Context: an optimization exercise on an open-source flow, tuned for small area. The choices shown serve that exercise and are no tape-out recipe.
Function was checked by simulation only, so behaviour that the tests miss may differ from the original.

File: flow/design.v
module reg_mux #(parameter F_width = 18, parameter RSTTYPE = "SYNC", parameter F_reg = 1) (
    input [F_width-1:0] F,
    input clk,CE,
    input reset,
    output reg [F_width-1:0] f_mux_out
);
    reg [F_width-1:0] F_reg1;
    generate
        if (RSTTYPE == "SYNC") begin : sync_reset
            always @(posedge clk) begin
                if (reset) begin
                    F_reg1 <= 0;
                end else if (F_reg == 1) begin
                    F_reg1 <= F;
                end
            end
        end
    endgenerate
    generate
        if (RSTTYPE == "UNSYNC") begin : async_reset
            always @(posedge clk or posedge reset) begin
                if (reset) begin
                    F_reg1 <= 0;
                end else if (F_reg == 1) begin
                    F_reg1 <= F;
                end
            end
        end
    endgenerate
    always @(posedge clk) begin
        if (F_reg == 1 && CE) begin
            f_mux_out <= F_reg1;
        end else begin
            f_mux_out <= F;
        end
    end
endmodule
module mux48(A,B,C,D,SEL,OUT);
input [47:0] A,B,C,D;
input [1:0] SEL;
output reg[47:0] OUT;
always @(*) begin
    case(SEL)
        2'b00: OUT = A;
        2'b01: OUT = B;
        2'b10: OUT = C;
        2'b11: OUT = D;
    endcase
end
endmodule
module Main_project(A,B,C,D,CARRYIN,M,P,CARRYOUT,CARRYOUTF,CLK,OPMODE,CEA,CEB,CEC,CECARRYIN,
CED,CEM,CEOPMODE,CEP,RSTA,RSTB,RSTC,RSTCARRYIN,RSTD,RSTM,RSTOPMODE,RSTP,BCIN,BCOUT,PCIN,PCOUT);
parameter A0REG = 1;
parameter A1REG = 1;
parameter B0REG = 1;
parameter B1REG = 1;
parameter CREG = 1;
parameter DREG = 1;
parameter MREG = 1;
parameter PREG = 1;
parameter CARRYINREG = 1;
parameter CARRYOUTREG = 1;
parameter OPMODEREG = 1;
parameter CARRYINSEL = "OPMODES";  
parameter B_INPUT = "DIRECT";  
parameter RSTTYPE = "SYNC";  
input [17:0] A,B,D,BCIN;
input [47:0] C;
input CARRYIN;  
output wire [35:0] M; 
output wire [47:0] P;
output wire CARRYOUT,CARRYOUTF;
input CLK,CEA,CEB,CEC,CECARRYIN,CED,CEM,CEOPMODE,CEP;
input [7:0] OPMODE; 
input RSTA,RSTB,RSTC,RSTCARRYIN,RSTD,RSTM,RSTOPMODE,RSTP;
output wire [17:0] BCOUT;
output wire [47:0] PCOUT;
input [47:0] PCIN;
wire [17:0] A0,A1,B0,B1,D0;
wire [47:0] P0;
wire [35:0] M0;
wire [7:0]Opmode0;
wire CARRYOUT0,CarryInValue,CarryIn0;
wire [47:0] C0;
wire [17:0] valueB;
wire [17:0] preadderout,preadderout_mux;
wire [35:0] multiplier_out;
wire [47:0] postadderout;  
wire CARRYOUT0_IN;  
wire [47:0] x_out,z_out,concatenatedDAB;
assign concatenatedDAB = {D,A,B};
assign valueB = (B_INPUT   == "DIRECT") ? B :
                   (B_INPUT == "CASCADE") ? BCIN :
                   18'b0;  
assign CarryInValue = (CARRYINSEL == "OPMODES") ? Opmode0[5] :
                   (CARRYINSEL == "CARRYIN") ? CARRYIN :
                   1'b0;
reg_mux #(.F_width(18), .RSTTYPE(RSTTYPE), .F_reg(A0REG)) A0_reg_mux (.F(A),.clk(CLK),.reset(RSTA),.f_mux_out(A0),.CE(CEA));
reg_mux #(.F_width(18), .RSTTYPE(RSTTYPE), .F_reg(B0REG)) B0_reg_mux (.F(valueB),.clk(CLK),.reset(RSTB),.f_mux_out(B0),.CE(CEB));
reg_mux #(.F_width(48), .RSTTYPE(RSTTYPE), .F_reg(CREG)) C_reg_mux (.F(C),.clk(CLK),.reset(RSTC),.f_mux_out(C0),.CE(CEC)); 
reg_mux #(.F_width(18), .RSTTYPE(RSTTYPE), .F_reg(DREG)) D_reg_mux (.F(D),.clk(CLK),.reset(RSTD),.f_mux_out(D0),.CE(CED)); 
reg_mux #(.F_width(8), .RSTTYPE(RSTTYPE), .F_reg(OPMODEREG)) Opmode_reg_mux (.F(OPMODE),.clk(CLK),.reset(RSTOPMODE),.f_mux_out(Opmode0),.CE(CEOPMODE));
assign preadderout = (Opmode0[6]) ? D0 - B0 : D0 + B0;
assign preadderout_mux = (Opmode0[4]) ? preadderout : valueB;
reg_mux #(.F_width(18), .RSTTYPE(RSTTYPE), .F_reg(A1REG)) A1_reg_mux (.F(A0),.clk(CLK),.reset(RSTA),.f_mux_out(A1),.CE(CEA));
reg_mux #(.F_width(18), .RSTTYPE(RSTTYPE), .F_reg(B1REG)) B1_reg_mux (.F(preadderout_mux),.clk(CLK),.reset(RSTB),.f_mux_out(B1),.CE(CEB));  
assign BCOUT = B1;
assign multiplier_out = A1 * B1;
reg_mux #(.F_width(36), .RSTTYPE(RSTTYPE), .F_reg(MREG)) M_reg_mux (.F(multiplier_out),.clk(CLK),.reset(RSTM),.f_mux_out(M0) ,.CE(CEM)); 
assign M = M0;
reg_mux #(.F_width(1), .RSTTYPE(RSTTYPE), .F_reg(CARRYINREG)) CYI (.F(CarryInValue),.clk(CLK),.reset(RSTCARRYIN),.f_mux_out(CarryIn0),.CE(CECARRYIN));
mux48 x_mux(.A({48'b0}),.B({12'b0,multiplier_out}),.C(P),.D(concatenatedDAB),.SEL(Opmode0[1:0]),.OUT(x_out));   
mux48 z_mux(.A({48'b0}),.B(PCIN),.C(P),.D(C),.SEL(Opmode0[3:2]),.OUT(z_out)); 
assign {CARRYOUT0_IN,postadderout} = (Opmode0[7]) ? z_out - (x_out + CarryIn0) : z_out + (x_out + CarryIn0);
reg_mux #(.F_width(48), .RSTTYPE(RSTTYPE), .F_reg(PREG)) P_reg_mux (.F(postadderout),.clk(CLK),.reset(RSTP),.f_mux_out(P0),.CE(CEP));
reg_mux #(.F_width(1), .RSTTYPE(RSTTYPE), .F_reg(CARRYOUTREG)) CYO (.F(CARRYOUT0_IN),.clk(CLK),.reset(RSTP),.f_mux_out(CARRYOUT0),.CE(CEP));
assign P = P0;
assign PCOUT = P0;
assign CARRYOUT = CARRYOUT0;
assign CARRYOUTF = CARRYOUT0;
 endmodule
File: flow/run.sh
#!/bin/bash
# synth_recipe.tcl (not shown) runs the flow's synth.tcl, then flattens the netlist and writes it again
# the make line also repeats each setting of config.mk as NAME=value (left out here)
make -C /OpenROAD-flow-scripts/flow DESIGN_CONFIG=/design/flow/config.mk WORK_HOME=/design/flow/orfs CLKGATE_MAP_FILE= SYNTH_SCRIPT=/design/flow/synth_recipe.tcl finish
File: flow/config.mk
export PLATFORM = sky130hd
export DESIGN_NAME = Main_project
export DESIGN_NICKNAME = Main_project
export VERILOG_FILES = /design/flow/design.v
export SDC_FILE = /design/flow/constraint.sdc
export NUM_CORES = 4
export LEC_CHECK = 0
export CAP_MARGIN = 20
export CORE_MARGIN = 2
export CORE_UTILIZATION = 40
export SLEW_MARGIN = 20
File: flow/constraint.sdc
create_clock -name core_clock -period 11.0 [get_ports {CLK}]
set_input_delay 2.2000 -clock core_clock [delete_from_list [all_inputs] [get_ports {CLK}]]
set_output_delay 2.2000 -clock core_clock [all_outputs]
set_load 0.01 [all_outputs]
**Power grid**

Scale: 1.5 px per um. Pins as bars on the die edge. Tap cells in gray.
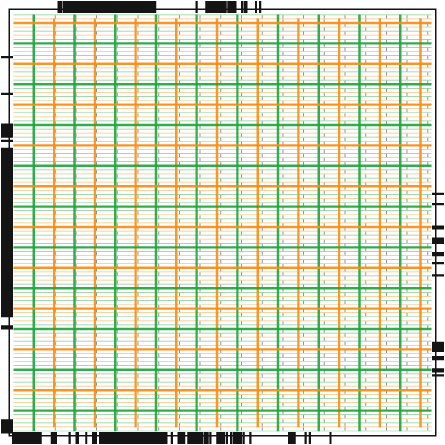
Green shows VSS. Orange shows VDD.
103 met1 rails follow the rows. The core has 102 rows. 1,040 tap cells. 20 straps on met5. 346 signal pins sit on the boundary.
DIE WIDTH: 283 um
Die Height: 283 um
Core ar.: 0.0773 sq mm

**Cell classes on the final placement**

Scale: 2 px per um. Fill, decap, tap and diode cells in gray.
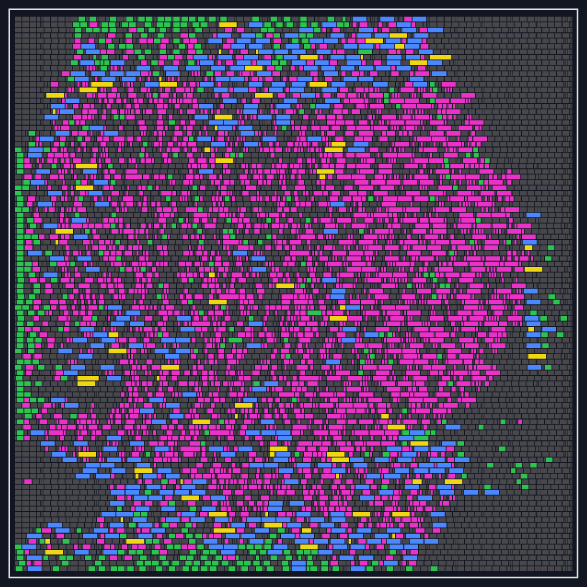
Yellow shows clock drivers and dummy loads, cells 78, share of their area 4.0%. Green shows other buffers and delay cells, cells 470, share of their area 12%. Magenta shows combinational and other logic, cells 2,938, share of their area 63%. Blue shows flops, cells 368, share of their area 21%.
sequential cell area share: 0.198
Layout Cell Area excl Fill: 0.0374 sq mm
Core Util, Final: 0.484

**Clock wires, drivers and flops**

Scale: 1.5 px per um.
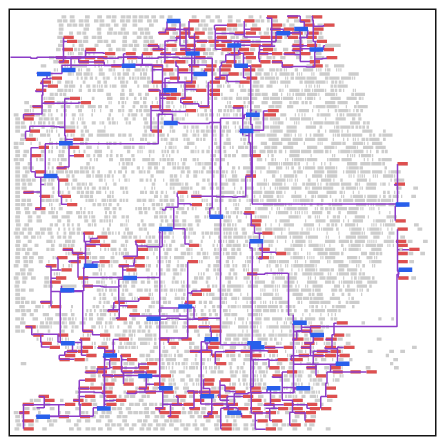
Purple shows clock wires, length 5,480 um. Red shows flip-flops, count 368. Blue shows clock drivers, count 43.
There are 44 routed clock nets.
worst clock skew: 0.0244 ns
worst skew pair latency: 0.59 ns

==> flow_summary.toml <==
[worst_setup_path]
slowest_delay_ns = 0.58
critPathCapture = "P_reg_mux.f_mux_out[46]"
critPathBufInv = 2
critPathTopFamily = "adder cells"
ff2ff_setup_slack_ns = 0.50
rr_worst_depth = 36
path_common_cell = "fa_1"
slowest_stage = "fa_1"
end_kind = "flop"
cp.arrival_ns = 10.93

[synth]
synth_top_cell_area_share = 0.236
ys_seq_area_frac = 0.236
synth_compound_area_frac = 0.140
syn_area_sq_mm = 0.0312
synth-seq-cells = 368
yosys.area_share.adder = 0.237
synth_top_family_by_area = "adder cells"
synth_cells = 3528
synth_mux_area_frac = 0.0764
yosys_warnings = 6
synth_commonest_cells = "nand2_1 (405), dfxtp_1 (368), inv_1 (349)"
synth_ff_type = "dfxtp_1"
yosysUniqueCellTypes = 118
yosys.area.top_type = "dfxtp_1"
syn_nets = 4159

[outcome]
status = "no timing/DRC/antenna violations"

[drt]
wl_met2_um = 43600
ant_nets = 0
drt_iter0_drc = 1515
highest_layer = "met4"
drcViolationCount = 0
wl_met1_um = 43400

[cells_and_area]
multi_input_area_share = 0.577
drive_above_1_share = 0.137
seq_cells = 368
final_cell_mix = "nand2_1 (405), inv_1 (349), dfxtp_1 (342)"
dominant_cells = "multi-input combinational cells"
num_antenna_cells = 1
clock_tree_area_fraction = 0.0389
register_area_sq_mm = 0.00741
buffer_area_frac = 0.116
fin_nets = 4452
inverters = 351
n_clock_buffer = 54
signal_buffers = 470
num-multi-input-gates = 2587
fillers = 7609

[clock_network]
cts-htree-levels = 2
cts_tree = "yes"
clk_path_buf_depth = 3
ctsHoldBuffers = 0

[worst_hold_path]
hold_class = "reg2reg"
min_from = "B1_reg_mux.F_reg1[8]"

[global_routing]
grt_pass1_vias = 25096
grt_antenna_before_repair = 1
grt_pass1_wl_um = 147000
grt-ovfl-total = 0
grt.met2_usage = 0.381
grtUsageMet1 = 0.320
busiest_layer = "met2"

[placement]
io_buffers = 324
globalplace.congestion = 0.921
dpl_worst_slack_ns = 0.189
dp_hpwl_um = 76100

[sta]
worst_slew_margin_rel = 0.221
finalSetupViolCount = 0
worst_hold_slack_ns = 0.423
finalWorstSetupSlack_ns = 0.504
finalHoldViolCount = 0
period_needed_ns = 10.50

[floorplan]
initial_utilization = 0.404
taps = 1040
placement_rows = 102
-- metrics by stage --
stage | area (sq um) | util | TNS, ns | instances
finish | 37400 | 0.484 | 0 | 4895
global route | 37400 | 0.484 | -0.0130 | 4894
CTS | 37200 | 0.481 | 0 | 4891
detailed placement | 35800 | 0.462 | 0 | 4813
global placement | 35800 | 0.462 | 0 | 4813
floorplan | 31200 | - | 0 | 3528
-- sequential cells by signal, indices dropped and copies added (netlist names), 8 cells and up --
signal                    count
A1_reg_mux.F_reg1            18
A0_reg_mux.F_reg1            18
M_reg_mux.F_reg1             36
D_reg_mux.F_reg1             18
B0_reg_mux.F_reg1            18
A1_reg_mux.f_mux_out         18
A0_reg_mux.f_mux_out         18
P_reg_mux.f_mux_out          48
D_reg_mux.f_mux_out          18
M_reg_mux.f_mux_out          36
Opmode_reg_mux.F_reg1         8
B1_reg_mux.f_mux_out         18
P_reg_mux.F_reg1             48
B1_reg_mux.F_reg1            18
Opmode_reg_mux.f_mux_out      8
B0_reg_mux.f_mux_out         18

[re-timing with driven ports]
In the flow no input, the clock included, has a driving cell. The finished layout below was timed again as built, in two steps. Step 1 (the two cells are an assumption about what drives the block):
set clk [get_ports {CLK}]
set_driving_cell -lib_cell sky130_fd_sc_hd__clkbuf_16 $clk
set_driving_cell -lib_cell sky130_fd_sc_hd__buf_2 [delete_from_list [all_inputs] $clk]
Step 2, shift: input delay + t, output delay - t, t = (earliest + latest rising clock arrival at the registers) / 2. This alone moves slack from input paths to output paths. Slacks: no drivers / after step 1 / after step 2; pairs: no drivers / after step 1.
t, ns: 0.641
setup WS [ns]: 0.504 / 0.504 / 0.504
worst data-port slew with drivers (ns): 0.06
After both steps this run still meets setup and hold. For this run, drivers alone change the setup slack by 0.000 ns; drivers and shift together by 0.000 ns.
